Context: an optimization exercise on an open-source flow, tuned for small area. The choices shown serve that exercise and are no tape-out recipe.
Only simulation tests tie the RTL to the original design; equivalence was not proved.
Some runs may be left out. An edit can pass the tests and still lose a function that they never use.
Power and IR drop assume default switching activity.

===== flow/constraint.sdc =====
create_clock -name core_clock -period 5.0 [get_ports {clk}]
set_input_delay 1.0000 -clock core_clock [delete_from_list [all_inputs] [get_ports {clk}]]
set_output_delay 1.0000 -clock core_clock [all_outputs]
set_load 0.01 [all_outputs]

===== flow/design.v =====
module select_result #(parameter WIDTH = 32) (
  input [WIDTH-1:0] R_normal,
  input [2:0] exception_flag,
  input sign_a, sign_b,
  input [WIDTH-2:0] copied_operand,
  output reg [31:0] R
);
  localparam [2:0]
    FLAG_NONE          = 3'b000,
    FLAG_NAN           = 3'b001,
    FLAG_COPY_A        = 3'b010,
    FLAG_COPY_B        = 3'b011,
    FLAG_FIN_MIN_INF   = 3'b100,
    FLAG_ZERO_MIN_ZERO = 3'b101,
    FLAG_ZERO_MIN_SOME = 3'b110,
    FLAG_SUB_SAME_VAL  = 3'b111;
  always @(*) begin
    case (exception_flag)
      FLAG_NONE: R = R_normal;  
      FLAG_NAN: R = 32'h7FC00000;  
      FLAG_COPY_A: R = {sign_a, copied_operand};  
      FLAG_COPY_B: R = {sign_b, copied_operand};  
      FLAG_FIN_MIN_INF: R = {~sign_b, 8'hFF, 23'h0};  
      FLAG_ZERO_MIN_ZERO: R = {(sign_a & sign_b), 8'h00, 23'h0};  
      FLAG_ZERO_MIN_SOME: R = {(~sign_b), copied_operand};  
      FLAG_SUB_SAME_VAL: R = {(sign_a & sign_b), copied_operand};  
      default: R = R_normal;  
    endcase
  end
endmodule
module sign_logic #(parameter EXP_BITS = 8, parameter MANT_BITS = 23)(
    input clk,
    input arst_n,
    input sign_a,
    input sign_b,
    input [EXP_BITS-1:0] exp_a,
    input [EXP_BITS-1:0] exp_b,
    input [MANT_BITS-1:0] mantissa_a,
    input [MANT_BITS-1:0] mantissa_b,
    input operation_select,  
    output reg sign_r
);
    wire sign_b_op = operation_select ? ~sign_b : sign_b;
    always @(posedge clk or negedge arst_n) begin
        if (!arst_n)
            sign_r <= 0;
        else begin
            if (exp_a > exp_b)
                sign_r <= sign_a;
            else if (exp_a < exp_b)
                sign_r <= sign_b_op;
            else if (mantissa_a > mantissa_b)
                sign_r <= sign_a;
            else if (mantissa_a < mantissa_b)
                sign_r <= sign_b_op;
            else
                sign_r <= sign_a & sign_b_op;
        end
    end
endmodule
module normalize_rounder #(parameter WIDTH = 32) (
    input [26:0] result_mant, 
    input op, 
    input [7:0] exp_result,    
    input result_sign,
    input a_sign,
    input b_sign,
    input a_sign_scnd,
    input b_sign_scnd,
    input carry_out,
    input clk,
    input arst_n,
    output [31:0] R        
);
    reg result_sign_reg_1;
    reg [26:0] result_mant_reg;
    reg op_reg;
    reg [7:0] exp_result_reg;
    reg result_sign_reg;
    reg carry_out_reg;
    reg [4:0]shift;
    reg [7:0] final_exp;
    reg [22:0] final_mant;
    wire [22:0] mant1;
    wire [22:0] mant;
    wire [2:0] GRS;
    wire round;
    wire first_bit;
    wire [26:0] rounded_mant;
    reg lz_error;
    assign rounded_mant = (carry_out & ((a_sign ~^ (b_sign ^ op)))) ? ({1'b1, result_mant} >> 1) : result_mant;
    assign {first_bit, mant1, GRS} = rounded_mant;
    assign round = (GRS[2] & (GRS[1] | GRS[0] | mant1[0]));
    assign mant = mant1 + round;
    always @(posedge clk, negedge arst_n) begin
        if (!arst_n) begin
            lz_error <= 0;
            shift <= 0;
        end else begin
            shift <= 0;
            if (~first_bit) begin
                if (mant[22]) shift <= 1;
                else if (mant[21]) shift <= 2;
                else if (mant[20]) shift <= 3;
                else if (mant[19]) shift <= 4;
                else if (mant[18]) shift <= 5;
                else if (mant[17]) shift <= 6;
                else if (mant[16]) shift <= 7;
                else if (mant[15]) shift <= 8;
                else if (mant[14]) shift <= 9;
                else if (mant[13]) shift <= 10;
                else if (mant[12]) shift <= 11;
                else if (mant[11]) shift <= 12;
                else if (mant[10]) shift <= 13;
                else if (mant[9]) shift <= 14;
                else if (mant[8]) shift <= 15;
                else if (mant[7]) shift <= 16;
                else if (mant[6]) shift <= 17;
                else if (mant[5]) shift <= 18;
                else if (mant[4]) shift <= 19;
                else if (mant[3]) shift <= 20;
                else if (mant[2]) shift <= 21;
                else if (mant[1]) shift <= 22;
                else if (mant[0]) shift <= 23;
                else begin
                    shift <= 0;
                    lz_error <= 1;  
                end
            end    
        end
    end
    always @(posedge clk, negedge arst_n) begin
        if (!arst_n) begin
            result_sign_reg_1 <= 0;
            result_mant_reg <= 0;
            op_reg <= 0;
            exp_result_reg <= 0;
            carry_out_reg <= 0;
        end else begin
            result_mant_reg <= mant;
            op_reg <= op;
            exp_result_reg <= exp_result;
            result_sign_reg_1 <= result_sign;
            carry_out_reg <= carry_out;
        end
    end
    always @(posedge clk, negedge arst_n) begin
        if (!arst_n) begin
            final_mant <= 0;
            final_exp <= 0;
            result_sign_reg <= 0;
        end else begin
            final_mant <= result_mant_reg << shift;
            if (a_sign_scnd ~^ (b_sign_scnd ^ op_reg)) begin
                final_exp <= exp_result_reg + carry_out_reg;
            end else begin
                final_exp <= exp_result_reg - shift;
            end
            result_sign_reg <= result_sign_reg_1;
        end
    end
    assign R = {result_sign_reg, final_exp, final_mant};
endmodule
module mantissa_add_sub #(parameter MANTISSA_WIDTH = 23)(
	input clk,
	input arst_n,
	input [MANTISSA_WIDTH+3:0] man_a, 
  input [MANTISSA_WIDTH+3:0] man_b,
  input operation_select,  
  input ma_sign, mb_sign,
  output reg [MANTISSA_WIDTH+3:0] result,
  output reg carry_out
);
  always @(posedge clk, negedge arst_n)
		if (!arst_n) begin
			result <= 27'd0;
			carry_out <= 1'b0;
		end else begin
  		if (ma_sign ~^ (mb_sign ^ operation_select)) begin  
    		{carry_out, result} <= man_a + man_b;   
    end else begin
			if (man_a >= man_b) begin
				result <= man_a - man_b;
				carry_out <= 1'b0;
			end else begin
				result <= man_b - man_a;
				carry_out <= 1'b0;
  		end
  	end
	end
endmodule
module mantissa_shifter #(parameter MANTISSA_WIDTH = 23)(
    input clk,
    input arst_n,
    input [MANTISSA_WIDTH-1:0] ma,
    input [MANTISSA_WIDTH-1:0] mb,
    input [$clog2(MANTISSA_WIDTH + 4)-1:0] shift_spaces, 
    input [1:0] exp_disc,
    output reg [MANTISSA_WIDTH+3:0] mantissa_a_out,
    output reg [MANTISSA_WIDTH+3:0] mantissa_b_out
);
	localparam AGREATER = 2'b10;
	localparam BGREATER = 2'b00;
	localparam EQUAL = 2'b11;
	wire [MANTISSA_WIDTH+3:0] operand_a, operand_b;
	assign operand_a = {1'b1, ma, 3'b0};   
	assign operand_b = {1'b1, mb, 3'b0};   
	always @(posedge clk, negedge arst_n)
		if (!arst_n) begin
			mantissa_a_out <= 27'h0;
			mantissa_b_out <= 27'h0;
		end else begin
			case (exp_disc)
				AGREATER: begin 
					mantissa_a_out <= operand_a;
					mantissa_b_out <= operand_b >> shift_spaces;
				end 
				BGREATER: begin
            mantissa_b_out <= operand_b;
            mantissa_a_out <= operand_a >> shift_spaces;
        end
        EQUAL: 
            begin 
            mantissa_a_out <= operand_a;
            mantissa_b_out <= operand_b;
        end
        default: begin 
            mantissa_a_out <= operand_a;
            mantissa_b_out <= operand_b;
        end
    endcase
	end
endmodule
module delay_chain #(parameter WIDTH = 1, STAGES = 2) (
    input clk,
    input arst_n,
    input [WIDTH-1:0] d,
    output [WIDTH-1:0] q
);
    reg [WIDTH-1:0] stage[0:STAGES-1];
    integer i;
    always @(posedge clk or negedge arst_n) begin
        if (!arst_n) begin
            for (i = 0; i < STAGES; i = i + 1)
                stage[i] <= 0;
        end else begin
            stage[0] <= d;
            for (i = 1; i < STAGES; i = i + 1)
                stage[i] <= stage[i-1];
        end
    end
    assign q = stage[STAGES-1];
endmodule
module exponent_sub #(parameter EXP_WIDTH = 8, MANT_WIDTH = 23)(
  input clk,
  input arst_n,
  input [EXP_WIDTH-1:0] exp_a, exp_b,
  output reg  [$clog2(MANT_WIDTH + 4)-1:0] shift_spaces,
  output reg [1:0] exp_disc,
  output reg [EXP_WIDTH-1:0] exp_value
);
  always @(posedge clk, negedge arst_n) begin
    if (!arst_n) begin
      exp_value <= 0;
      exp_disc <= 0;
      shift_spaces <= 0;
    end else begin
      if (exp_a > exp_b) begin
        exp_disc <= 2'b10;
        exp_value <= exp_a;
        shift_spaces <= (exp_a - exp_b > 31) ? 5'd31 : (exp_a - exp_b);
      end else if (exp_a < exp_b) begin
        exp_disc <= 2'b00;
        exp_value <= exp_b;
        shift_spaces <= (exp_b - exp_a > 31) ? 5'd31 : (exp_b - exp_a);
      end else begin
        exp_disc <= 2'b11;
        exp_value <= exp_a;
        shift_spaces <= 0;
      end
    end
  end
endmodule
module d_ff #(parameter WIDTH = 32)
(
  input clk,
  input arst_n,
  input [WIDTH-1:0] d,
  output reg [WIDTH-1:0] q
);
  always @(posedge clk or negedge arst_n) begin
    if (!arst_n) begin
      q <= {WIDTH{1'b0}};
    end else begin
      q <= d;
    end
  end
endmodule
module exception_block #(parameter WIDTH = 32, EXP_BITS = 8, MANT_BITS = 23) (
  input clk,
  input arst_n,
  input [WIDTH-1:0] a,
  input [WIDTH-1:0] b,
  input operation_select,
  output reg [2:0] exception_flag,
  output reg [WIDTH-2:0] copied_operand
);
  wire [EXP_BITS-1:0] a_exp = a[WIDTH-2:MANT_BITS];  
  wire [EXP_BITS-1:0] b_exp = b[WIDTH-2:MANT_BITS];
  wire [MANT_BITS-1:0] a_frac = a[MANT_BITS-1:0];
  wire [MANT_BITS-1:0] b_frac = b[MANT_BITS-1:0];
  wire a_zero = (a_exp == 0 && a_frac == 0);
  wire b_zero = (b_exp == 0 && b_frac == 0);
  wire a_inf  = (a_exp == 8'hFF && a_frac == 0);
  wire b_inf  = (b_exp == 8'hFF && b_frac == 0);
  wire a_nan  = (a_exp == 8'hFF && a_frac != 0);
  wire b_nan  = (b_exp == 8'hFF && b_frac != 0);
  wire a_sign = a[WIDTH-1];
  wire b_sign = b[WIDTH-1];
  localparam [2:0]
    FLAG_NONE          = 3'b000,
    FLAG_NAN           = 3'b001,
    FLAG_COPY_A        = 3'b010,
    FLAG_COPY_B        = 3'b011,
    FLAG_FIN_MIN_INF   = 3'b100,
    FLAG_ZERO_MIN_ZERO = 3'b101,     
		FLAG_ZERO_MIN_SOME = 3'b110,
    FLAG_SUB_SAME_VAL  = 3'b111;
	always @(posedge clk or negedge arst_n) begin
  	if (!arst_n) begin
    	exception_flag <= 3'b000;  
    	copied_operand <= {(WIDTH-1){1'b0}};  
    end else begin   
      exception_flag <= FLAG_NONE;  
      copied_operand <= {(WIDTH-1){1'b0}};  
      if (a_nan || b_nan) begin  
      	exception_flag <= FLAG_NAN;
      end else if (a_inf && b_inf) begin
      	if ((~operation_select && a_sign == b_sign) || (operation_select && a_sign == ~b_sign)) begin
        	exception_flag <= FLAG_COPY_A;
          copied_operand <= {a_exp, a_frac};
        end else begin
          exception_flag <= FLAG_NAN;
        end
		  end else if (a_inf && !b_inf) begin  
      	exception_flag <= FLAG_COPY_A;
      	copied_operand <= {a_exp, a_frac};  
      end else if (b_inf && !a_inf) begin  
        if (operation_select) begin  
          exception_flag <= FLAG_FIN_MIN_INF;
        end else begin  
          exception_flag <= FLAG_COPY_B;
         	copied_operand <= {b_exp, b_frac};  
        end
		  end else if (a_zero && b_zero) begin  
        exception_flag <= FLAG_ZERO_MIN_ZERO;
      end else if (a_zero) begin  
        if (operation_select) begin
          exception_flag <= FLAG_ZERO_MIN_SOME;  
          copied_operand <= {b_exp, b_frac};  
		  	end else begin
          exception_flag <= FLAG_COPY_B;  
          copied_operand <= {b_exp, b_frac};  
        end
			end else if (b_zero) begin  
        exception_flag <= FLAG_COPY_A;  
        copied_operand <= {a_exp, a_frac};  
      end else if (({a_sign, a_exp, a_frac} == {b_sign, b_exp, b_frac} && operation_select) || 
                  ({a_exp, a_frac} == {b_exp, b_frac} && (a_sign == ~b_sign) && (~operation_select))) begin
        exception_flag <= FLAG_SUB_SAME_VAL;  
        copied_operand <= {(WIDTH-1){1'b0}};  
      end else begin
         exception_flag <= FLAG_NONE;  
      end
		end
  end
endmodule
module add_sub_main #(parameter WIDTH = 32, EXP_BITS = 8, MANT_BITS = 23)(
    input en,
    input [WIDTH-1:0] a,
    input [WIDTH-1:0] b,
    input operation_select,
    input clk,
    input arst_n,
    output [WIDTH-1:0] data_reg_c 
);
    wire [WIDTH-1:0] R;
    wire [WIDTH-1:0] a_en, b_en;
    assign a_en = en ? a : 0;
    assign b_en = en ? b : 0;
    wire [EXP_BITS-1:0] a_exp = a_en[WIDTH-2:MANT_BITS];
    wire [EXP_BITS-1:0] b_exp = b_en[WIDTH-2:MANT_BITS];
    wire [MANT_BITS-1:0] a_frac = a_en[MANT_BITS-1:0];
    wire [MANT_BITS-1:0] b_frac = b_en[MANT_BITS-1:0];
    wire a_sign = a_en[WIDTH-1];
    wire b_sign = b_en[WIDTH-1];
    wire [4:0] shift_spaces;
    wire [1:0] exp_disc;
    wire [MANT_BITS+3:0] mantissa_a_shifted;
    wire [MANT_BITS+3:0] mantissa_b_shifted;
    wire [EXP_BITS-1:0] exp_value;
    wire result_sign;
    wire [MANT_BITS+3:0] mantissa_result;
    wire carry_out;
    wire [2:0] exception_flag;
    wire [WIDTH-2:0] copied_operand;
    wire [WIDTH-1:0] normal_result;
    wire [MANT_BITS-1:0] a_frac_dlyd;
    wire [MANT_BITS-1:0] b_frac_dlyd;
    d_ff #(.WIDTH(MANT_BITS)) in_man_shift_man_a (
        .clk(clk),
        .arst_n(arst_n),
        .d(a_frac),
        .q(a_frac_dlyd)
    );
    d_ff #(.WIDTH(MANT_BITS)) in_man_shift_man_b (
        .clk(clk),
        .arst_n(arst_n),
        .d(b_frac),
        .q(b_frac_dlyd)
    );
    wire operation_select_dlyd_2;
    wire a_sign_dlyd_1, a_sign_dlyd_2;
    wire b_sign_dlyd_1, b_sign_dlyd_2;
    delay_chain #(.WIDTH(1), .STAGES(2)) op_sel_dly (
        .clk(clk),
        .arst_n(arst_n),
        .d(operation_select),  
        .q(operation_select_dlyd_2)
    );
    delay_chain #(.WIDTH(1), .STAGES(2)) a_sign_dly_1_2 (
        .clk(clk),
        .arst_n(arst_n),
        .d(a_sign),
        .q(a_sign_dlyd_2)
    );
    delay_chain #(.WIDTH(1), .STAGES(2)) b_sign_dly_1_2 (
        .clk(clk),
        .arst_n(arst_n),
        .d(b_sign),
        .q(b_sign_dlyd_2)
    );
    wire operation_select_dlyd_3;
    wire [EXP_BITS-1:0] exp_value_dlyd_3;
    d_ff #(.WIDTH(1)) operation_select_dly_3 (
        .clk(clk),
        .arst_n(arst_n),
        .d(operation_select_dlyd_2),
        .q(operation_select_dlyd_3)
    );
    delay_chain #(.WIDTH(EXP_BITS), .STAGES(2)) exp_value_dly_1_3 (
        .clk(clk),
        .arst_n(arst_n),
        .d(exp_value),
        .q(exp_value_dlyd_3)
    );
    wire [2:0] exception_flag_dlyd_5;
    wire [WIDTH-2:0] copied_operand_dlyd_5;
    wire a_sign_dlyd_3, a_sign_dlyd_4, a_sign_dlyd_5;
    wire b_sign_dlyd_3, b_sign_dlyd_4, b_sign_dlyd_5;
    wire exception_flag_dlyd_1;
    delay_chain #(.WIDTH(3), .STAGES(4)) exception_flag_dly (
        .clk(clk),
        .arst_n(arst_n),
        .d(exception_flag),
        .q(exception_flag_dlyd_5)
    );
    delay_chain #(.WIDTH(WIDTH-1), .STAGES(4)) copied_operand_dly (
        .clk(clk),
        .arst_n(arst_n),
        .d(copied_operand),
        .q(copied_operand_dlyd_5)
    );
    d_ff #(.WIDTH(1)) a_sign_dly_3 (
        .clk(clk),
        .arst_n(arst_n),
        .d(a_sign_dlyd_2),
        .q(a_sign_dlyd_3)
    );
    d_ff #(.WIDTH(1)) a_sign_dly_4 (
        .clk(clk),
        .arst_n(arst_n),
        .d(a_sign_dlyd_3),
        .q(a_sign_dlyd_4)
    );
    d_ff #(.WIDTH(1)) a_sign_dly_5 (
        .clk(clk),
        .arst_n(arst_n),
        .d(a_sign_dlyd_4),
        .q(a_sign_dlyd_5)
    );
    d_ff #(.WIDTH(1)) b_sign_dly_3 (
        .clk(clk),
        .arst_n(arst_n),
        .d(b_sign_dlyd_2),
        .q(b_sign_dlyd_3)
    );
    d_ff #(.WIDTH(1)) b_sign_dly_4 (
        .clk(clk),
        .arst_n(arst_n),
        .d(b_sign_dlyd_3),
        .q(b_sign_dlyd_4)
    );
    d_ff #(.WIDTH(1)) b_sign_dly_5 (
        .clk(clk),
        .arst_n(arst_n),
        .d(b_sign_dlyd_4),
        .q(b_sign_dlyd_5)
    );
    wire result_sign_dlyd_2, result_sign_dlyd_3;
    d_ff #(.WIDTH(1)) result_sign_dly_2 (
        .clk(clk),
        .arst_n(arst_n),
        .d(result_sign),
        .q(result_sign_dlyd_2)
    );
      d_ff #(.WIDTH(1)) result_sign_dly_3 (
        .clk(clk),
        .arst_n(arst_n),
        .d(result_sign_dlyd_2),
        .q(result_sign_dlyd_3)
    );      
    exception_block #(.WIDTH(WIDTH), .EXP_BITS(EXP_BITS), .MANT_BITS(MANT_BITS)) except_inst (
        .clk(clk),
        .arst_n(arst_n),
        .a(a_en),
        .b(b_en),
        .operation_select(operation_select),  
        .exception_flag(exception_flag),
        .copied_operand(copied_operand)
    );
    sign_logic sign_logic_inst (
        .clk(clk),
        .arst_n(arst_n),
        .sign_a(a_sign),
        .sign_b(b_sign),
        .exp_a(a_exp),
        .exp_b(b_exp),
        .mantissa_a(a_frac),
        .mantissa_b(b_frac),
        .operation_select(operation_select),
        .sign_r(result_sign)
    );
    exponent_sub #(.EXP_WIDTH(EXP_BITS)) exp_sub_inst (
        .clk(clk),
        .arst_n(arst_n),
        .exp_a(a_exp),
        .exp_b(b_exp),
        .shift_spaces(shift_spaces),
        .exp_disc(exp_disc),
        .exp_value(exp_value)
    );
    mantissa_shifter #(.MANTISSA_WIDTH(MANT_BITS)) man_shift_inst (
        .clk(clk),
        .arst_n(arst_n),
        .ma(a_frac_dlyd),
        .mb(b_frac_dlyd),
        .shift_spaces(shift_spaces),
        .exp_disc(exp_disc),
        .mantissa_a_out(mantissa_a_shifted),
        .mantissa_b_out(mantissa_b_shifted)
    );
    mantissa_add_sub #(.MANTISSA_WIDTH(MANT_BITS)) mant_add_sub_inst (
        .clk(clk),
        .arst_n(arst_n),
        .man_a(mantissa_a_shifted),
        .man_b(mantissa_b_shifted),
        .operation_select(operation_select_dlyd_2),
        .ma_sign(a_sign_dlyd_2),
        .mb_sign(b_sign_dlyd_2),
        .result(mantissa_result),
        .carry_out(carry_out)
    );
    normalize_rounder #(.WIDTH(WIDTH)) norm_round_inst (
        .result_mant(mantissa_result),
        .op(operation_select_dlyd_3),
        .exp_result(exp_value_dlyd_3),
        .a_sign(a_sign_dlyd_3), 
        .b_sign(b_sign_dlyd_3),
        .a_sign_scnd(a_sign_dlyd_4),  
        .b_sign_scnd(b_sign_dlyd_4),
        .result_sign(result_sign_dlyd_3),
        .carry_out(carry_out),
        .clk(clk),
        .arst_n(arst_n),
        .R(normal_result)
    );
    select_result #(.WIDTH(WIDTH)) sel_result_inst (
        .R_normal(normal_result),
        .exception_flag(exception_flag_dlyd_5),
        .sign_a(a_sign_dlyd_5),
        .sign_b(b_sign_dlyd_5),
        .copied_operand(copied_operand_dlyd_5),
        .R(R)
    );
    reg [WIDTH-1:0] data_reg_c_r;
    reg [4:0] en_r;
    always @(posedge clk or negedge arst_n) begin
        if(!arst_n)
            en_r <= 5'd0;
        else
            en_r <= {en_r[3:0], en};
    end
    always @(posedge clk or negedge arst_n) begin
        if(!arst_n)
            data_reg_c_r <= 5'd0;
        else
            if(en_r[4])
                data_reg_c_r <= R;
	end
	assign data_reg_c = data_reg_c_r;
endmodule
module ip_tile_daniel_garcia #(
parameter REG_WIDTH = 32,
parameter CSR_IN_WIDTH = 16,
parameter CSR_OUT_WIDTH = 16)
(
input wire clk,
input wire arst_n,
input wire [CSR_IN_WIDTH-1:0] csr_in,
input wire  [REG_WIDTH - 1:0] data_reg_a,
input wire  [REG_WIDTH - 1:0] data_reg_b,
output wire [REG_WIDTH - 1:0] data_reg_c,
output wire [CSR_OUT_WIDTH-1:0] csr_out,
output wire csr_in_re,
output wire csr_out_we
); 
  assign csr_out = csr_in;
  assign csr_in_re = 1'b0;
  assign csr_out_we = 1'b0;
  add_sub_main top_module (
    .en(csr_in[15]),
    .a(data_reg_a), 
    .b(data_reg_b),
    .operation_select(csr_in[4]),
    .clk(clk),
    .arst_n(arst_n),
    .data_reg_c(data_reg_c)
  );
endmodule

===== flow/run.sh =====
#!/bin/bash
# synth_recipe.tcl (not shown) runs the flow's synth.tcl, then flattens the netlist and writes it again
# the make line also repeats each setting of config.mk as NAME=value (left out here)
make -C /OpenROAD-flow-scripts/flow DESIGN_CONFIG=/design/flow/config.mk WORK_HOME=/design/flow/orfs CLKGATE_MAP_FILE= SYNTH_SCRIPT=/design/flow/synth_recipe.tcl finish

===== flow/config.mk =====
export PLATFORM = sky130hd
export DESIGN_NAME = ip_tile_daniel_garcia
export DESIGN_NICKNAME = ip_tile_daniel_garcia
export VERILOG_FILES = /design/flow/design.v
export SDC_FILE = /design/flow/constraint.sdc
export NUM_CORES = 4
export LEC_CHECK = 0
export CAP_MARGIN = 20
export CORE_MARGIN = 2
export CORE_UTILIZATION = 40
export SLEW_MARGIN = 20

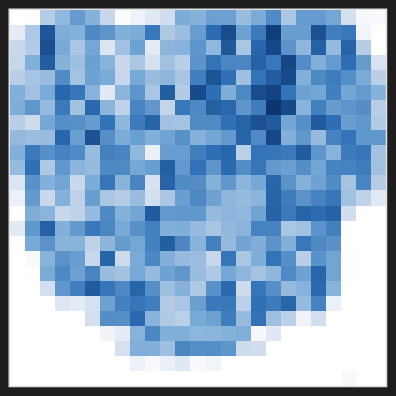
(run_1/cell_density.png)
Scale: 1.5 px per um. 25 x 25 tiles, from white (low) to dark blue (high), 0 to 100% covered.
- tiles over 75% full: 9.3%
- fullest tile: 98%
- nearly empty tiles: 18%
- mean over tiles: 42%
Final Util: 45.63%
initial core utilization: 40.36%
Core ar.: 60,250 um2

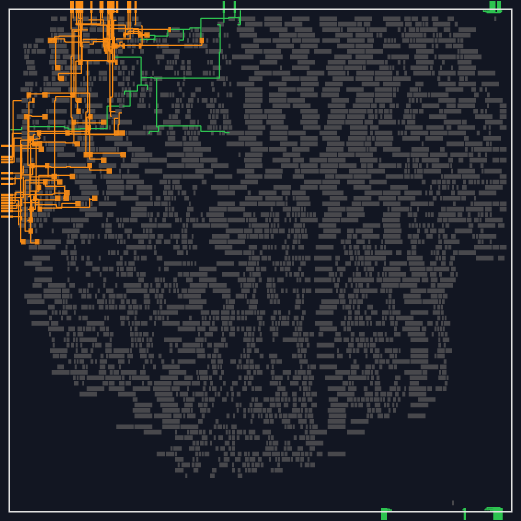
(run_1/io_fan.png)
Scale: 2 px per um.
- orange: data_reg_a (bits 32; direction input; edge 17 north, 15 west; end cells 65; buffers 32; wire 1,930 um)
- green: csr_out (bits 16; direction output; edge 9 south, 7 north; end cells 0; buffers 4; wire 431 um)
I/O Buffers: 101
io pins: 132

==> flow_metrics.py, run 1 <==
metrics = {
    "outcome": {
        "outcome": "no timing/DRC/antenna violations",
    },
    "placed_design": {
        "placed_cell_area_um2": 25800,
        "dp_cells": 3236,
    },
    "layout": {
        "top_register": "top_module.copied_operand_dly.stage",
        "clk_share_pct": 6.008,
        "multiInputGateArea_um2": 11630,
        "drive_gt1_share_pct": 7.983,
        "largest_reg_flops": 124,
        "nets": 2721,
        "fin_cells": 3326,
    },
    "drt": {
        "routed-wl-met2_mm": 31.78,
        "firstDrtPassIters": 5,
        "dr_wl_met3_mm": 3.624,
        "drc": 0,
    },
    "clock_network": {
        "post_cts_resized": 0,
        "clk_latency_ns": 0.60,
        "cts_tree": "built",
        "clk_path_buf_depth": 3,
        "clk_pin_slew_worst_paths_ns": 0.06,
    },
    "worst_setup_path": {
        "startpoint_type": "register",
        "crit_arrival_ns": 4.60,
        "cp_max_fo": 28,
        "critPathTopFamily": "simple AND/OR/NAND/NOR gates",
        "cp.required_ns": 5.50,
        "cp.depth": 13,
        "r2r_cells": 13,
        "critPathCaptureType": "register",
    },
    "timing": {
        "finalSetupViolations": 0,
    },
    "synthesis": {
        "ys.warnings.count": 18,
        "synth_ff_type": "dfrtp_1",
        "yosysTopAreaCell": "dfrtp_1",
        "synth-simple-area-share_pct": 13.47,
        "synth_xor_area_share_pct": 2.903,
        "yosysSeqAreaShare_pct": 46.63,
    },
    "global_routing": {
        "gr-total-overflow": 0,
        "grt_usage_pct": 21.92,
    },
    "floorplan": {
        "tapCellCount": 782,
    },
    "pwr": {
        "clockPowerShare_pct": 29.6,
        "p_comb_share_pct": 31.3,
    },
}
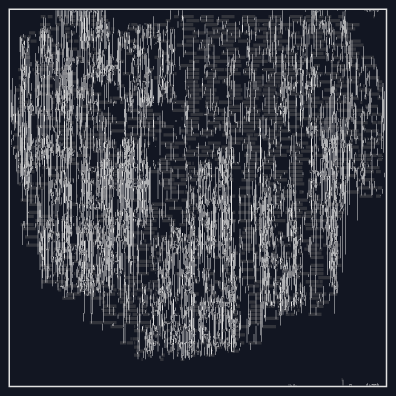
(run_1/layer_met2.png)
Scale: 1.5 px per um.
- wire length on this layer: 31.8 mm
- share of all routed wire: 46%
- longest straight run: 78.2 um
- nets with wire on the layer: 2,224
GR Layer Usage met2: 35.20%
WL final: 69.26 mm
DR vias: 18,700

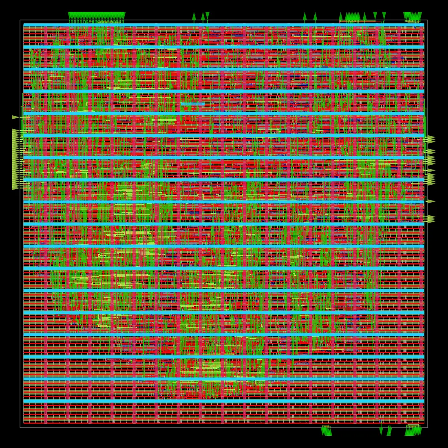
(run_1/chip.png)
Final Cell Area: 27,490 um2
Die Height: 250.5 um
Cell Rows: 90
die footprint: 62,770 um2
Horiz. Die Dim: 250.5 um

[run 1: Yosys cell counts, types with 12 or more instances]
| library cell | instances |
|---|---|
| nor2b_1 | 21 |
| mux2i_1 | 63 |
| o21a_1 | 23 |
| nor2_1 | 241 |
| o211ai_1 | 14 |
| a211oi_1 | 44 |
| nor4_1 | 23 |
| ha_1 | 128 |
| and2_1 | 37 |
| o31ai_1 | 12 |
| buf_2 | 37 |
| a21oi_1 | 199 |
| nand4_1 | 27 |
| and3_1 | 20 |
| clkbuf_1 | 99 |
| nand3_1 | 38 |
| mux4_2 | 22 |
| o21ai_1 | 22 |
| xor2_1 | 28 |
| xnor2_1 | 47 |
| a22o_1 | 28 |
| nor3_1 | 39 |
| o21ai_0 | 122 |
| o21bai_1 | 15 |
| a22oi_1 | 55 |
| nand2b_1 | 16 |
| dfrtp_1 | 453 |
| a21o_1 | 22 |
| inv_1 | 160 |
| nand2_1 | 206 |
| mux2_2 | 24 |
| buf_4 | 19 |
| o22ai_1 | 12 |
[run 1: logic make-up (layout without fill, tap and decap cells)]
| logic type | after synthesis | count (layout) |
|---|---|---|
| adder cells (fa/ha/maj) | 134 | 134 |
| XOR/XNOR | 77 | 77 |
| buffers and inverters | 329 | 377 |
| other | 1 | 3 |
| AND/OR/NAND/NOR | 709 | 709 |
| AO/OA/AOI/OAI | 682 | 682 |
| multiplexers | 109 | 109 |
| flip-flops | 453 | 453 |
[run 1: cell usage in the layout (no fill, tap or decap), drive strengths merged, types with 11 or more instances in the layout]
master / n
a22oi: 55
nor3: 40
nand4: 28
nand2: 207
mux2i: 63
and2: 37
o21a: 23
o22ai: 12
or2: 11
clkinv: 15
or3: 12
a211oi: 45
o211ai: 17
clkdlybuf4s50: 99
nand2b: 16
o21ai: 146
nor2: 242
clkbuf: 64
ha: 128
nand3: 38
and3: 20
o21bai: 15
inv: 163
a21o: 24
o31ai: 17
a22o: 28
xor2: 28
nor2b: 21
a21oi: 202
xnor2: 47
mux2: 24
nor4: 24
mux4: 22
buf: 28
dfrtp: 453
[run 1: metrics by stage]
step                      hold WS, ns  setup WS, ns  power, mW  utilization (%)
after floorplan                0.3312        0.8614      7.388                -
after global placement         0.3346        0.8770      8.506            42.83
after detailed placement       0.3347        0.8287      8.563            42.83
after CTS                      0.3285        0.8870      12.20            45.57
after global routing           0.3381        0.6217      12.87            45.63
final                          0.3350        0.8989      12.15            45.63
## Run 2: files that changed since run 1, shown whole
==> flow/design.v <==
module ip_tile_daniel_garcia #(
parameter REG_WIDTH = 32,
parameter CSR_IN_WIDTH = 16,
parameter CSR_OUT_WIDTH = 16)
(
input wire clk,
input wire arst_n,
input wire [CSR_IN_WIDTH-1:0] csr_in,
input wire  [REG_WIDTH - 1:0] data_reg_a,
input wire  [REG_WIDTH - 1:0] data_reg_b,
output wire [REG_WIDTH - 1:0] data_reg_c,
output wire [CSR_OUT_WIDTH-1:0] csr_out,
output wire csr_in_re,
output wire csr_out_we
);
  assign csr_out = csr_in;
  assign csr_in_re = 1'b0;
  assign csr_out_we = 1'b0;
  wire en = csr_in[15];
  wire op = csr_in[4];
  wire        sa = data_reg_a[31];
  wire        sb = data_reg_b[31];
  wire [7:0]  ea = data_reg_a[30:23];
  wire [7:0]  eb = data_reg_b[30:23];
  wire [22:0] fa = data_reg_a[22:0];
  wire [22:0] fb = data_reg_b[22:0];
  wire a_ff = &ea, b_ff = &eb;
  wire a_00 = ~|ea, b_00 = ~|eb;
  wire a_nz = |fa, b_nz = |fb;
  wire a_nan = a_ff & a_nz, b_nan = b_ff & b_nz;
  wire a_inf = a_ff & ~a_nz, b_inf = b_ff & ~b_nz;
  wire a_zero = a_00 & ~a_nz, b_zero = b_00 & ~b_nz;
  wire sbo    = sb ^ op;
  wire effsub = sa ^ sbo;
  wire mag_lt = data_reg_a[30:0] < data_reg_b[30:0];
  wire mag_eq = data_reg_a[30:0] == data_reg_b[30:0];
  wire naninf     = a_ff | b_ff;
  wire force_nan  = a_nan | b_nan | (a_inf & b_inf & effsub);
  wire force_zero = ~naninf & mag_eq & (effsub | a_zero);
  wire kill       = naninf | a_zero | b_zero | (mag_eq & effsub);
  wire [8:0] dab = {1'b0, ea} - {1'b0, eb};
  wire [8:0] dba = {1'b0, eb} - {1'b0, ea};
  wire [7:0] ad  = mag_lt ? dba[7:0] : dab[7:0];
  wire        s0_s   = force_nan ? 1'b0 : force_zero ? (sa & sb) : (mag_lt ? sbo : sa);
  wire [7:0]  s0_e   = force_nan ? 8'hFF : force_zero ? 8'h00 : (mag_lt ? eb : ea);
  wire [22:0] s0_lf  = force_nan ? 23'h400000 : force_zero ? 23'h0 : (mag_lt ? fb : fa);
  wire [22:0] s0_sf  = mag_lt ? fa : fb;
  wire [4:0]  s0_sh  = (kill | (|ad[7:5])) ? 5'd31 : ad[4:0];
  reg         r1_s, r1_sub;
  reg  [7:0]  r1_e;
  reg  [22:0] r1_lf, r1_sf;
  reg  [4:0]  r1_sh;
  always @(posedge clk) begin
    r1_s   <= s0_s;
    r1_e   <= s0_e;
    r1_lf  <= s0_lf;
    r1_sf  <= s0_sf;
    r1_sh  <= s0_sh;
    r1_sub <= effsub;
  end
  wire [26:0] lm = {1'b1, r1_lf, 3'b000};
  wire [26:0] sm = {1'b1, r1_sf, 3'b000} >> r1_sh;
  wire [27:0] sum = {1'b0, lm} + {1'b0, sm ^ {27{r1_sub}}} + {27'd0, r1_sub};
  reg         r2_s, r2_c;
  reg  [7:0]  r2_e;
  reg  [26:0] r2_r;
  always @(posedge clk) begin
    r2_s <= r1_s;
    r2_e <= r1_e;
    r2_c <= sum[27] & ~r1_sub;
    r2_r <= sum[26:0];
  end
  wire [26:0] rm    = r2_c ? {1'b1, r2_r[26:1]} : r2_r;
  wire        fbit  = rm[26];
  wire [22:0] mant1 = rm[25:3];
  wire        rnd   = rm[2] & (rm[1] | rm[0] | mant1[0]);
  wire [22:0] mant  = mant1 + {22'd0, rnd};
  reg         r3_s, r3_c;
  reg  [7:0]  r3_e;
  reg  [23:0] r3_m;
  always @(posedge clk) begin
    r3_s <= r2_s;
    r3_e <= r2_e;
    r3_c <= r2_c;
    r3_m <= {fbit, mant};
  end
  wire [23:0] n0 = r3_m;
  wire z4 = ~|n0[23:8];
  wire [23:0] n1 = z4 ? {n0[7:0], 16'd0} : n0;
  wire z3 = ~|n1[23:16];
  wire [23:0] n2 = z3 ? {n1[15:0], 8'd0} : n1;
  wire z2 = ~|n2[23:20];
  wire [23:0] n3 = z2 ? {n2[19:0], 4'd0} : n2;
  wire z1 = ~|n3[23:22];
  wire [23:0] n4 = z1 ? {n3[21:0], 2'd0} : n3;
  wire z0 = ~n4[23];
  wire [23:0] n5 = z0 ? {n4[22:0], 1'd0} : n4;
  wire nz = n5[23];
  wire [4:0] z = {z4, z3, z2, z1, z0} & {5{nz}};
  wire [7:0] ex = r3_e + (r3_c ? 8'd0 : ~{3'd0, z}) + 8'd1;
  reg  [31:0] r4;
  always @(posedge clk)
    r4 <= {r3_s, ex, n5[22:0]};
  reg  [31:0] r5;
  always @(posedge clk)
    r5 <= r4;
  reg  [4:0]  en_r;
  reg  [31:0] c_r;
  always @(posedge clk or negedge arst_n)
    if (!arst_n)
      en_r <= 5'd0;
    else
      en_r <= {en_r[3:0], en};
  always @(posedge clk or negedge arst_n)
    if (!arst_n)
      c_r <= 32'd0;
    else if (en_r[4])
      c_r <= r5;
  assign data_reg_c = c_r;
endmodule
==> flow_metrics.py, run 2 <==
metrics = {
    "outcome": {
        "outcome": "no timing/DRC/antenna violations",
    },
    "layout": {
        "final_cell_area_um2": 15330,
        "fin_cells": 1983,
        "final_common_cell": "dfxtp_1",
        "drive_gt1_share_pct": 11.75,
        "nets": 1679,
        "mostFrequentLayoutCells": "dfxtp_1, nor2_1, nand2_1, a21oi_1, clkdlybuf4s50_1",
    },
    "synthesis": {
        "synth-simple-area-share_pct": 14.68,
        "synth_ff_type": "dfxtp_1",
        "yosysMostFrequentCell": "dfxtp_1",
        "yosysTopAreaCell": "dfxtp_1",
        "ys.warnings.count": 1,
        "yosysSeqAreaShare_pct": 36.96,
        "synth_xor_area_share_pct": 6.474,
    },
    "clock_network": {
        "clk_pin_slew_worst_paths_ns": 0.06,
        "clk_latency_ns": 0.54,
        "clk_path_buf_depth": 3,
        "cts_tree": "built",
    },
    "floorplan": {
        "rows": 66,
        "die_x_um": 185.1,
        "die_h_um": 185.1,
    },
    "worst_setup_path": {
        "crit_arrival_ns": 4.99,
        "critPathCaptureType": "register",
        "crit_path_cell_trace": "buf_12, mux2_2, nor2_1, a21oi_1, nand2_1, o21ai_0, nand2_1, o21ai_0, xor2_1, ha_1, and3_1, a31oi_1, nand2_1, a211oi_1, buf_4, o311a_1, o21ai_0, a2111oi_0, nor2_1, xor2_1",
        "cp.required_ns": 5.42,
        "cp_max_fo": 20,
    },
    "drt": {
        "firstDrtPassIters": 6,
    },
    "pwr": {
        "total_power_mw": 7.904,
    },
    "timing": {
        "drv_slew": 0,
        "holdWs_ns": 0.3250,
        "fin_ws_ns": 0.4328,
    },
    "global_routing": {
        "gr-total-overflow": 0,
    },
    "placed_design": {
        "portBuffers": 101,
        "dp_slack_ns": 0.3027,
        "dp_cells": 1938,
    },
}
-- run 2: changes by cell type in the layout (fill, tap and decap cells not counted), sizes merged, moves of 57 or more --
cell / before / now
inv: 163 / 67
dfxtp: 0 / 196
a21oi: 202 / 108
dfrtp: 453 / 37
nand2: 207 / 115
ha: 128 / 71
nor2: 242 / 133
o21ai: 146 / 64
-- run 2: critical path, delay by kind of cell, from the launching register on --
kind	cells	cell delay (ns)
multiplexers	1	0.36
AND/OR/NAND/NOR	6	0.71
adder cells (fa/ha/maj)	1	0.35
AO/OA/AOI/OAI	8	1.57
XOR/XNOR	2	0.31
buffers and inverters	2	0.42
flip-flops	1	0.73
-- run 2: routing by layer --
metal	routed length, um	share of wire [%]	vias up
li1	-	-	5275
met1	13950	45	4785
met2	14960	48	258
met3	1250	4.0	72
met4	1062	3.4	0
met5	0	0	-
-- run 2: power by group --
group	total, mW	switching [mW]	internal (mW)
sequential	3.14	0.550	2.59
clock	1.87	0.772	1.10
combinational	2.90	1.44	1.46
-- run 2: path summary, 6_finish.rpt --
check                          from        to  cells past startpoint
setup / recovery           r1_sh[0]  r2_r[20]                     20
hold / removal              r2_e[4]   r3_e[4]                      0
setup reg to reg           r1_sh[0]  r2_r[20]                     20
hold reg to reg             r2_e[4]   r3_e[4]                      0
max in group asynchronous    arst_n   c_r[12]                      1
min in group asynchronous    arst_n   c_r[22]                      1
-- run 2: layout make-up --
| cell class | instances | area [um2] | share of cell area, % |
|---|---|---|---|
| multi-input cells | 1066 | 7581 | 49.44 |
| repair buffers | 132 | 1264 | 8.241 |
| flip-flops and latches | 233 | 4851 | 31.63 |
| clock buffers | 33 | 695.7 | 4.537 |
| well taps | 442 | 553.0 | 3.606 |
| clock inverters | 12 | 146.4 | 0.9546 |
| inverters | 65 | 244.0 | 1.591 |
-- run 2: cell families (layout without fill, tap and decap cells) --
group / count (synthesis) / count (layout)
buf+inv: 160 / 242
other cells: 1 / 2
fa+ha+maj: 74 / 74
flops: 233 / 233
simple gates: 409 / 409
compound gates: 331 / 331
mux: 153 / 153
xor+xnor: 97 / 97
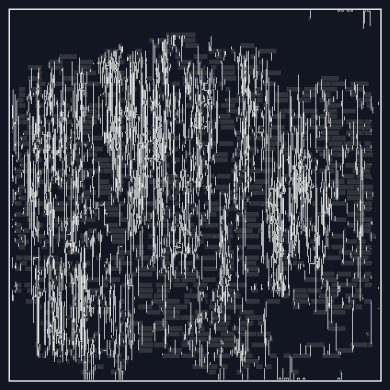
(run_2/layer_met2.png)
Scale: 2 px per um.
- wire length on this layer: 15,000 um
- longest straight run: 71.7 um
- nets with wire on the layer: 1,367
- share of all routed wire: 48%
- main direction: vertical
WL final: 31.22 mm
DR vias: 10,390
GR Layer Usage met2: 32.07%

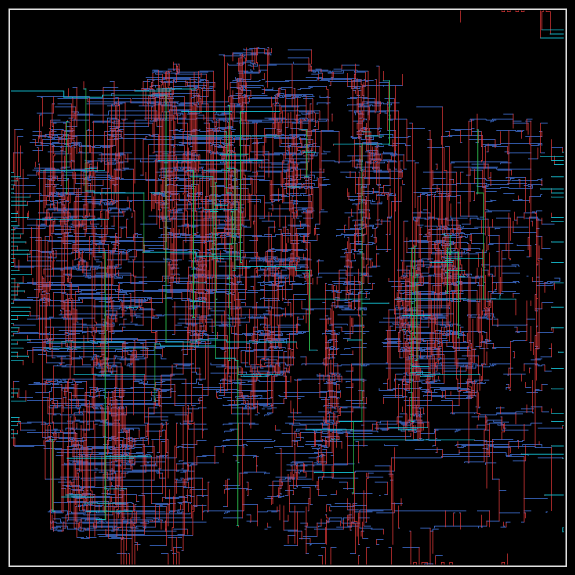
(run_2/wires.png)
Scale: 3 px per um.
- cyan: metal 3 (wire length 1,250 um)
- red: metal 2 (wire length 15,000 um)
- green: metal 4 (wire length 1,060 um)
- blue: metal 1 (wire length 13,900 um)
routed len/inst: 15.74 um
GR Util All Layers: 18.32%

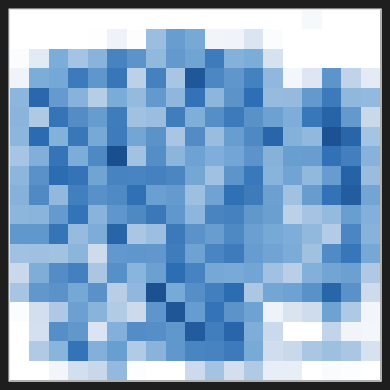
(run_2/cell_density.png)
Scale: 2 px per um. 19 x 19 tiles, from white (low) to dark blue (high), 0 to 100% covered.
- nearly empty tiles: 14%
- mean over tiles: 43%
- emptiest ninth of the die: north-east
Core ar.: 32,450 um2
initial core utilization: 40.43%
Final Util: 47.25%

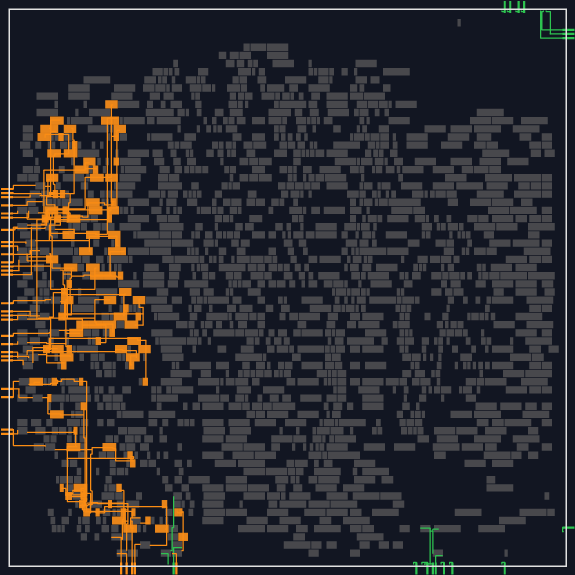
(run_2/io_fan.png)
Scale: 3 px per um.
- green: csr_out (bits 16; direction output; edge 8 south, 4 east, 4 north; end cells 0; buffers 4; wire 132 um)
- orange: data_reg_a (bits 32; direction input; edge 27 west, 5 south; end cells 104; buffers 32; wire 1,790 um)

==> run 3: changes to the inputs <==
--- a/flow/design.v
+++ b/flow/design.v
@@ -27,24 +27,22 @@
   wire a_ff = &ea, b_ff = &eb;
-  wire a_00 = ~|ea, b_00 = ~|eb;
   wire a_nz = |fa, b_nz = |fb;
+  wire a_zero = ~|ea & ~a_nz, b_zero = ~|eb & ~b_nz;
   wire a_nan = a_ff & a_nz, b_nan = b_ff & b_nz;
-  wire a_inf = a_ff & ~a_nz, b_inf = b_ff & ~b_nz;
-  wire a_zero = a_00 & ~a_nz, b_zero = b_00 & ~b_nz;
   wire sbo    = sb ^ op;
   wire effsub = sa ^ sbo;
-  wire mag_lt = data_reg_a[30:0] < data_reg_b[30:0];
-  wire mag_eq = data_reg_a[30:0] == data_reg_b[30:0];
-  wire naninf     = a_ff | b_ff;
-  wire force_nan  = a_nan | b_nan | (a_inf & b_inf & effsub);
-  wire force_zero = ~naninf & mag_eq & (effsub | a_zero);
-  wire kill       = naninf | a_zero | b_zero | (mag_eq & effsub);
-  wire [8:0] dab = {1'b0, ea} - {1'b0, eb};
-  wire [8:0] dba = {1'b0, eb} - {1'b0, ea};
-  wire [7:0] ad  = mag_lt ? dba[7:0] : dab[7:0];
-  wire        s0_s   = force_nan ? 1'b0 : force_zero ? (sa & sb) : (mag_lt ? sbo : sa);
-  wire [7:0]  s0_e   = force_nan ? 8'hFF : force_zero ? 8'h00 : (mag_lt ? eb : ea);
-  wire [22:0] s0_lf  = force_nan ? 23'h400000 : force_zero ? 23'h0 : (mag_lt ? fb : fa);
-  wire [22:0] s0_sf  = mag_lt ? fa : fb;
-  wire [4:0]  s0_sh  = (kill | (|ad[7:5])) ? 5'd31 : ad[4:0];
-  reg         r1_s, r1_sub;
+  wire [8:0] d   = {1'b0, ea} - {1'b0, eb};
+  wire       elt = d[8];                        
+  wire [4:0] dn  = ~d[4:0] + 5'd1;              
+  wire [4:0] ad  = elt ? dn : d[4:0];
+  wire       big = elt ? ~(&d[7:5] & |d[4:0]) : |d[7:5];
+  wire force_nan = a_nan | b_nan | (a_ff & b_ff & effsub);
+  wire kill = a_ff | b_ff | a_zero | b_zero | big;
+  wire selb = elt | a_zero;
+  wire        s0_s  = force_nan ? 1'b0 : (a_zero & b_zero) ? (sa & sb) : (selb ? sbo : sa);
+  wire [7:0]  s0_e  = force_nan ? 8'hFF : (selb ? eb : ea);
+  wire [22:0] s0_lf = force_nan ? 23'h400000 : (selb ? fb : fa);
+  wire [22:0] s0_sf = selb ? fa : fb;
+  wire [4:0]  s0_sh = kill ? 5'd31 : ad;
+  wire        s0_z  = sa & sb;
+  reg         r1_s, r1_sub, r1_z;
   reg  [7:0]  r1_e;
@@ -59,7 +57,8 @@
     r1_sub <= effsub;
+    r1_z   <= s0_z;
   end
-  wire [26:0] lm = {1'b1, r1_lf, 3'b000};
-  wire [26:0] sm = {1'b1, r1_sf, 3'b000} >> r1_sh;
+  wire [26:0] lm  = {1'b1, r1_lf, 3'b000};
+  wire [26:0] sm  = {1'b1, r1_sf, 3'b000} >> r1_sh;
   wire [27:0] sum = {1'b0, lm} + {1'b0, sm ^ {27{r1_sub}}} + {27'd0, r1_sub};
-  reg         r2_s, r2_c;
+  reg         r2_s, r2_c, r2_n, r2_z;
   reg  [7:0]  r2_e;
@@ -69,10 +68,13 @@
     r2_e <= r1_e;
-    r2_c <= sum[27] & ~r1_sub;
+    r2_c <= sum[27] & ~r1_sub;                  
+    r2_n <= ~sum[27] & r1_sub;                  
     r2_r <= sum[26:0];
+    r2_z <= r1_z;
   end
-  wire [26:0] rm    = r2_c ? {1'b1, r2_r[26:1]} : r2_r;
-  wire        fbit  = rm[26];
-  wire [22:0] mant1 = rm[25:3];
-  wire        rnd   = rm[2] & (rm[1] | rm[0] | mant1[0]);
-  wire [22:0] mant  = mant1 + {22'd0, rnd};
+  wire        zero  = ~|r2_r & ~r2_c;           
+  wire [22:0] mant1 = r2_c ? r2_r[26:4] : (r2_r[25:3] ^ {23{r2_n}});
+  wire [2:0]  grs   = r2_c ? r2_r[3:1]  : r2_r[2:0];
+  wire        inc   = r2_n | (grs[2] & (grs[1] | grs[0] | mant1[0]));
+  wire [22:0] mant  = mant1 + {22'd0, inc};
+  wire        fbit  = r2_c | (r2_r[26] & ~r2_n);
   reg         r3_s, r3_c;
@@ -81,4 +83,4 @@
   always @(posedge clk) begin
-    r3_s <= r2_s;
-    r3_e <= r2_e;
+    r3_s <= zero ? r2_z : (r2_s ^ r2_n);
+    r3_e <= zero ? 8'd0 : r2_e;
     r3_c <= r2_c;
--- a/flow/config.mk
+++ b/flow/config.mk
@@ -10,2 +10,3 @@
 export CORE_UTILIZATION = 40
+export CTS_BUF_LIST = sky130_fd_sc_hd__clkbuf_4
 export SLEW_MARGIN = 20
==> flow_metrics.py, run 3 <==
metrics = {
    "worst_setup_path": {
        "cp_max_fo": 12,
        "crit_arrival_ns": 4.90,
        "cp.required_ns": 5.54,
        "critPathCaptureType": "register",
        "critPathKind": "register to register",
    },
    "clock_network": {
        "cts_hold_buf": 0,
        "cts.sinks": 236,
        "clk_pin_slew_worst_paths_ns": 0.07,
        "clk_latency_ns": 0.70,
        "post_cts_resized": 0,
        "cts_tree": "built",
        "clk_path_buf_depth": 3,
    },
    "timing": {
        "holdWs_ns": 0.3111,
        "tightest_slew_ns": 0.9106,
        "tns_ns": 0,
        "period_minus_slack_ns": 4.365,
        "drv_slew": 0,
    },
    "synthesis": {
        "synth_ff_type": "dfxtp_1",
        "yosysMostFrequentCell": "nand2_1",
        "synth-simple-area-share_pct": 16.47,
        "synth_cell_types": 74,
        "yosysSeqAreaShare_pct": 39.30,
        "synth_compound_area_share_pct": 16.11,
        "ys.warnings.count": 1,
        "synth_xor_area_share_pct": 7.712,
        "synth_top_family_by_area": "simple AND/OR/NAND/NOR gates",
        "yosysTopAreaCell": "dfxtp_1",
        "synthAdderAreaFrac_pct": 4.727,
    },
    "layout": {
        "final_cell_area_um2": 14500,
        "nets": 1638,
        "drive_gt1_share_pct": 13.11,
        "final_common_cell": "nand2_1",
        "mostFrequentLayoutCells": "nand2_1, dfxtp_1, a21oi_1, clkdlybuf4s50_1, nor2_1",
    },
    "drt": {
        "dr_wl_met3_mm": 1.229,
        "drc": 0,
        "drtIter0Drc": 646,
        "routed-wl-met2_mm": 14.74,
        "met1_length_mm": 12.83,
        "top_layer_used": "met4",
        "firstDrtPassIters": 5,
    },
    "placed_design": {
        "portBuffers": 101,
    },
    "global_routing": {
        "gr-total-overflow": 0,
    },
    "hold_path": {
        "hp-class": "register to register",
    },
    "run": {
        "maxCapViolCount": 0,
    },
    "outcome": {
        "outcome": "no timing/DRC/antenna violations",
    },
    "pwr": {
        "power_leakage_nw": 6.174,
        "total_power_mw": 7.811,
    },
}
[run 3: final timing paths]
kind	from	end	slack (ns)	cells after the start
setup / recovery	r1_sh[0]	r2_r[23]	0.64	19
hold / removal	r4[9]	r5[9]	0.31	0
setup reg to reg	r1_sh[0]	r2_r[23]	0.64	19
hold reg to reg	r4[9]	r5[9]	0.31	0
max in group asynchronous	arst_n	c_r[1]	4.02	1
min in group asynchronous	arst_n	c_r[20]	0.40	1
[run 3: power by group]
part | internal, mW | switching [mW]
clock | 0.717 | 0.714
sequential | 2.63 | 0.565
combinational | 1.56 | 1.63
total | 4.90 | 2.91
[run 3: area by class of cell]
type / instances / area, um2
clock buffer: 77 / 578.1
antenna: 2 / 5.005
sequential: 236 / 4912
multi-input combinational: 1046 / 7038
clock inverter: 22 / 101.3
inverter: 36 / 135.1
tap: 396 / 495.5
timing repair buffer: 132 / 1239
fill: 3004 / 16170
[run 3: critical path: stages, from the launching register on]
cell and delay [ns]:
dfxtp_1 0.54, buf_4 0.28, mux2_2 0.37, nor2_1 0.10, a21oi_1 0.06, mux2i_1 0.34
nand2_1 0.10, o21ai_0 0.08, o22ai_1 0.11, xor2_1 0.16, ha_1 0.22, a21o_1 0.18
a21o_1 0.24, a21oi_1 0.15, o21ai_0 0.09, a31o_2 0.27, a31oi_1 0.32, nor2b_1 0.32
o21ai_0 0.14, xor2_1 0.16
[run 3: stage by stage]
stage	setup WS (ns)	utilization, %	instances
after floorplan	0.4564	-	1411
after global placement	0.6931	45.06	1846
after detailed placement	0.5847	45.06	1846
after CTS	0.6961	47.27	1945
after global routing	0.3347	47.29	1947
final	0.6351	47.29	1947
[run 3: metal layers]
| layer | vias to the layer above | global-route usage (%) |
|---|---|---|
| met1 | 4554 | 21.32 |
| met3 | 78 | 2.782 |
| li1 | 5146 | - |
| met4 | 0 | 8.419 |
| met5 | - | 0 |
| met2 | 255 | 31.68 |
[run 3: kinds of logic after synthesis]
family                     count (synthesis)
AOI/OAI and AO/OA                        312
xor gates and xnor gates                 110
adders and majority gates                 46
buffers and inverters                    129
DFF                                      236
muxes                                    121
other                                      1
and+or+nand+nor                          455
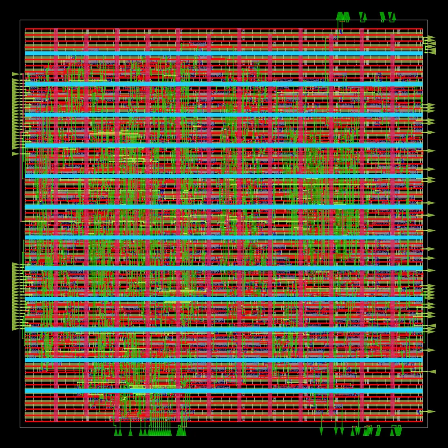
(run_3/chip.png)
Cell Rows: 64
Final Util: 47.29%
Horiz. Die Dim: 180.7 um
Die Height: 180.7 um
WL final: 29.97 mm

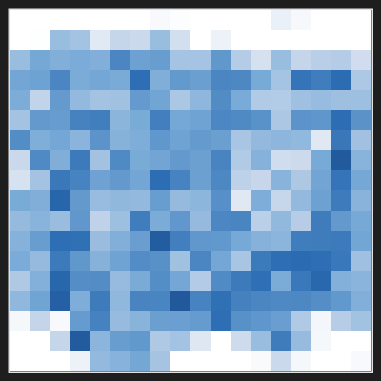
(run_3/cell_density.png)
Scale: 2 px per um. 18 x 18 tiles, from white (low) to dark blue (high), 0 to 100% covered.
- fullest tile: 83%
- mean over tiles: 43%
- nearly empty tiles: 12%
- tiles over 75% full: 4.6%
- emptiest ninth of the die: north-east
initial core utilization: 40.74%
Core ar.: 30,670 um2

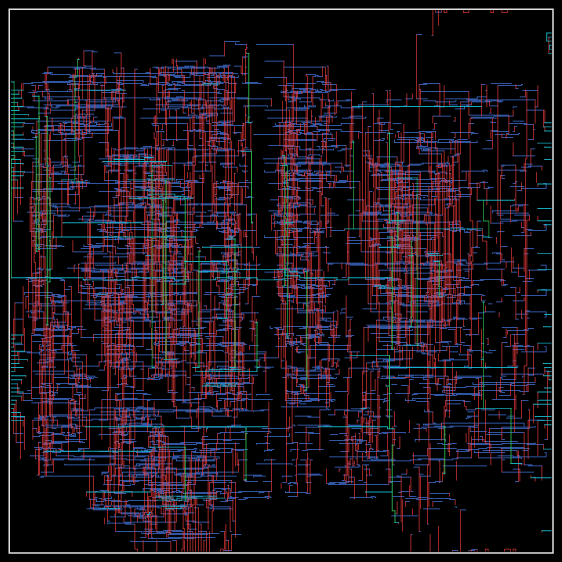
(run_3/wires.png)
Scale: 3 px per um.
- red: metal 2 (wire length 14,700 um)
- green: metal 4 (wire length 1,170 um)
- blue: metal 1 (wire length 12,800 um)
- cyan: metal 3 (wire length 1,230 um)
routed len/inst: 15.39 um
GR Util All Layers: 17.95%
DR vias: 10,030

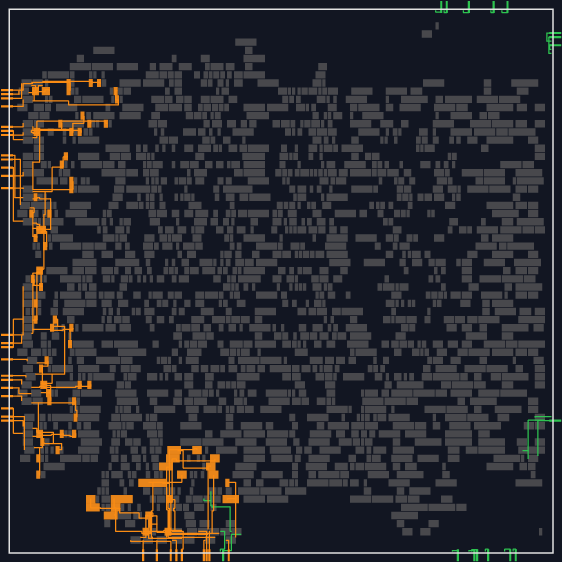
(run_3/io_fan.png)
Scale: 3 px per um.
- orange: data_reg_a (bits 32; direction input; edge 23 west, 9 south; end cells 75; buffers 32; wire 1,230 um)
- green: csr_out (bits 16; direction output; edge 7 south, 5 north, 4 east; end cells 0; buffers 4; wire 130 um)

==> run 4: changes to the inputs <==
--- a/flow/config.mk
+++ b/flow/config.mk
@@ -10,3 +10,2 @@
 export CORE_UTILIZATION = 40
-export CTS_BUF_LIST = sky130_fd_sc_hd__clkbuf_4
 export SLEW_MARGIN = 20
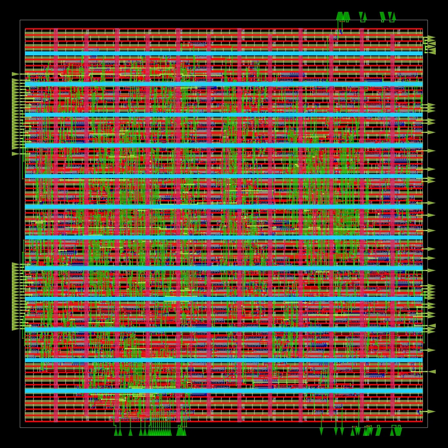
(run_4/chip.png)
Final Cell Area: 14,820 um2
WL final: 29.82 mm
final std cells w/o fill: 1,894
die footprint: 32,660 um2
Final Util: 48.32%

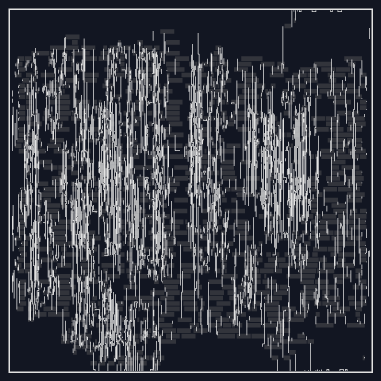
(run_4/layer_met2.png)
Scale: 2 px per um.
- nets with wire on the layer: 1,253
- share of all routed wire: 48%
- longest straight run: 59.5 um
- main direction: vertical
- wire length on this layer: 14,400 um
DR vias: 9,826
GR Layer Usage met2: 31.16%

==> flow_metrics.py, run 4 <==
metrics = {
    "outcome": {
        "outcome": "no timing/DRC/antenna violations",
    },
    "pwr": {
        "sw_frac_of_total_pct": 35.21,
        "clockPowerShare_pct": 25.3,
        "p_comb_share_pct": 37.4,
        "p_sw_mw": 3.004,
        "power.share.sequential_pct": 37.4,
        "power_leakage_nw": 6.264,
        "p_int_mw": 5.529,
    },
    "placed_design": {
        "dp_slack_ns": 0.5847,
        "portBuffers": 101,
    },
    "drt": {
        "routed-wl-met2_mm": 14.41,
        "dr_wl_met3_mm": 1.007,
        "met1_length_mm": 13.12,
        "drtIter0Drc": 601,
        "drc": 0,
    },
    "synthesis": {
        "synth_cell_types": 74,
        "yosysTopAreaCell": "dfxtp_1",
        "yosysMostFrequentCell": "nand2_1",
        "yosysSeqAreaShare_pct": 39.30,
    },
    "timing": {
        "holdWs_ns": 0.3218,
        "tightest_slew_ns": 0.9116,
        "tns_ns": 0,
        "drv_slew": 0,
        "fin_ws_ns": 0.6690,
        "period_minus_slack_ns": 4.331,
    },
    "clock_network": {
        "clk_path_buf_depth": 3,
        "cts_hold_buf": 0,
        "cts.sinks": 236,
        "cts_tree": "built",
    },
    "layout": {
        "mostFrequentLayoutCells": "nand2_1, dfxtp_1, a21oi_1, clkdlybuf4s50_1, nor2_1",
        "drive_gt1_share_pct": 11.08,
        "antennaDiodeCount": 0,
        "nets": 1606,
    },
    "worst_setup_path": {
        "critPathCaptureType": "register",
        "critPathKind": "register to register",
        "cp.required_ns": 5.41,
        "cp_max_fo": 14,
    },
    "floorplan": {
        "die_h_um": 180.7,
        "rows": 64,
        "start_util_pct": 40.74,
        "die_x_um": 180.7,
        "core_um2": 30670,
    },
    "run": {
        "maxCapViolCount": 0,
    },
}
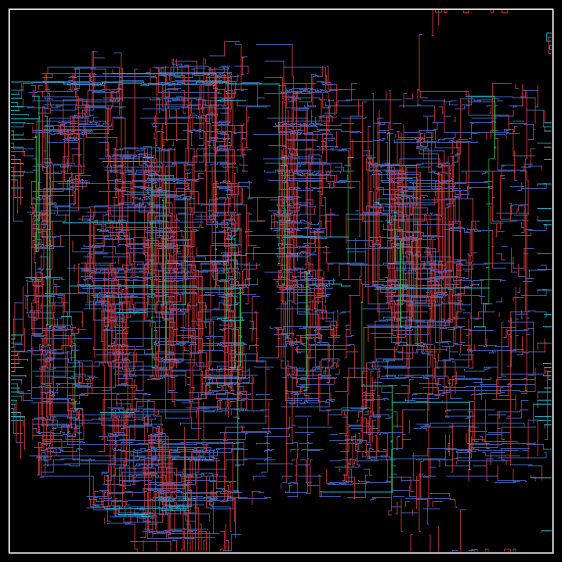
(run_4/wires.png)
Scale: 3 px per um.
- cyan: metal 3 (wire length 1,010 um)
- red: metal 2 (wire length 14,400 um)
- blue: metal 1 (wire length 13,100 um)
- green: metal 4 (wire length 1,290 um)
routed len/inst: 15.75 um
GR Util All Layers: 17.74%

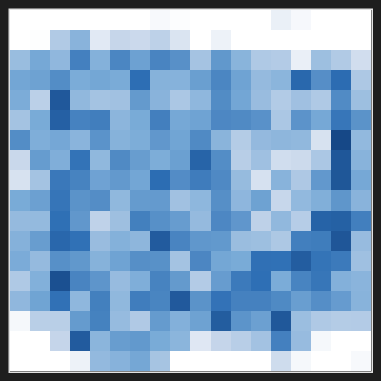
(run_4/cell_density.png)
Scale: 2 px per um. 18 x 18 tiles, from white (low) to dark blue (high), 0 to 100% covered.
- emptiest ninth of the die: north-east
- tiles over 75% full: 6.2%
- nearly empty tiles: 12%
- fullest tile: 91%
- mean over tiles: 44%

run 4: changes by cell type in the layout (fill, tap and decap cells not counted), sizes merged:
cell / change
diode: -2
clkinvlp: -2
bufinv: +7
clkbuf: -51
clkinv: -12
inv: +7
run 4: path summary, 6_finish.rpt:
kind | startpoint | endpoint | slack [ns] | depth (start not counted)
max | r1_sh[0] | r2_r[23] | 0.67 | 17
min | r4[9] | r5[9] | 0.32 | 0
max reg2reg | r1_sh[0] | r2_r[23] | 0.67 | 17
min reg2reg | r4[9] | r5[9] | 0.32 | 0
max in group asynchronous | arst_n | c_r[12] | 3.90 | 1
min in group asynchronous | arst_n | en_r[4] | 0.56 | 1
run 4: layout make-up:
type | instances | area, um2 | share of cell area (%)
well taps | 396 | 495.5 | 3.344
multi-input cells | 1046 | 7038 | 47.50
repair buffers | 132 | 1239 | 8.359
clock buffers | 26 | 650.6 | 4.391
clock inverters | 22 | 347.8 | 2.347
flip-flops and latches | 236 | 4912 | 33.15
inverters | 36 | 135.1 | 0.9119
run 4: critical path: stages, from the launching register on:
cell	delay [ns]
dfxtp_1	0.53
buf_4	0.30
mux2_2	0.38
o21ai_0	0.25
mux2i_1	0.15
nand2_1	0.08
o21ai_0	0.12
xor2_1	0.17
ha_1	0.34
a21o_1	0.22
a21o_1	0.24
a21oi_1	0.15
o21ai_0	0.09
a31o_2	0.27
a31oi_1	0.30
nor2b_1	0.31
o21ai_0	0.14
xor2_1	0.16
run 4: kinds of logic after synthesis:
kind of cell    synth area share, %
simple gates                  16.47
compound gates                16.11
flops                         39.30
buf+inv                       4.537
mux                           11.11
xor+xnor                      7.712
fa+ha+maj                     4.727
other cells                 0.03002
run 4: stage by stage:
stage                     cell area [um2]  std cells  util (%)
after floorplan                     12500       1411         -
after detailed placement            13820       1846     45.06
after global placement              13820       1846     45.06
final                               14820       1894     48.32
after CTS                           14820       1894     48.32
after global routing                14820       1894     48.32
run 4: metal layers:
| metal | vias to the layer above | GRT usage, % |
|---|---|---|
| met3 | 72 | 2.157 |
| met5 | - | 0 |
| met4 | 0 | 7.645 |
| met1 | 4474 | 21.82 |
| li1 | 5052 | - |
| met2 | 228 | 31.16 |
run 4: power by group through the flow:
stage,registers [mW],clock network [mW],logic [mW]
after global routing,3.28,2.29,3.54
final,3.19,2.16,3.19
after detailed placement,3.23,0,3.20
after global placement,3.23,0,3.16
after floorplan,3.02,0,2.36
after CTS,3.19,2.22,3.21

[afterwards: timing with drivers on the ports]
No port has a modelled driver above. Below, the same layouts with a new extraction and two added sets of constraints.
Step 1 sets driving cells, clkbuf_16 on the clock port and buf_2 on the other inputs (assumed; they add their load-dependent delay and slew).
Step 2, shift: input delay + t, output delay - t, t = (earliest + latest rising clock arrival at the registers) / 2. This alone moves slack from input paths to output paths.
a / b / c = no drivers / after step 1 / after step 2; a / b = the first two.
run	t, ns	setup WS [ns]	worst hold slack (ns)	worst setup path after step 2	cell pins on the clock port's net
run 1	0.643	0.899 / 0.899 / 0.750	0.335 / 0.335 / 0.335	input to register	1
run 2	0.591	0.433 / 0.433 / 0.235	0.325 / 0.325 / 0.325	input to register	1
run 3	0.720	0.635 / 0.635 / 0.545	0.311 / 0.311 / 0.311	input to register	1
run 4	0.581	0.669 / 0.669 / 0.566	0.322 / 0.322 / 0.322	input to register	1
After both steps setup and hold are still met in every run listed. The setup slack of run 2, which loses most, moves by 0.000 ns with the drivers and by -0.198 ns with both steps.
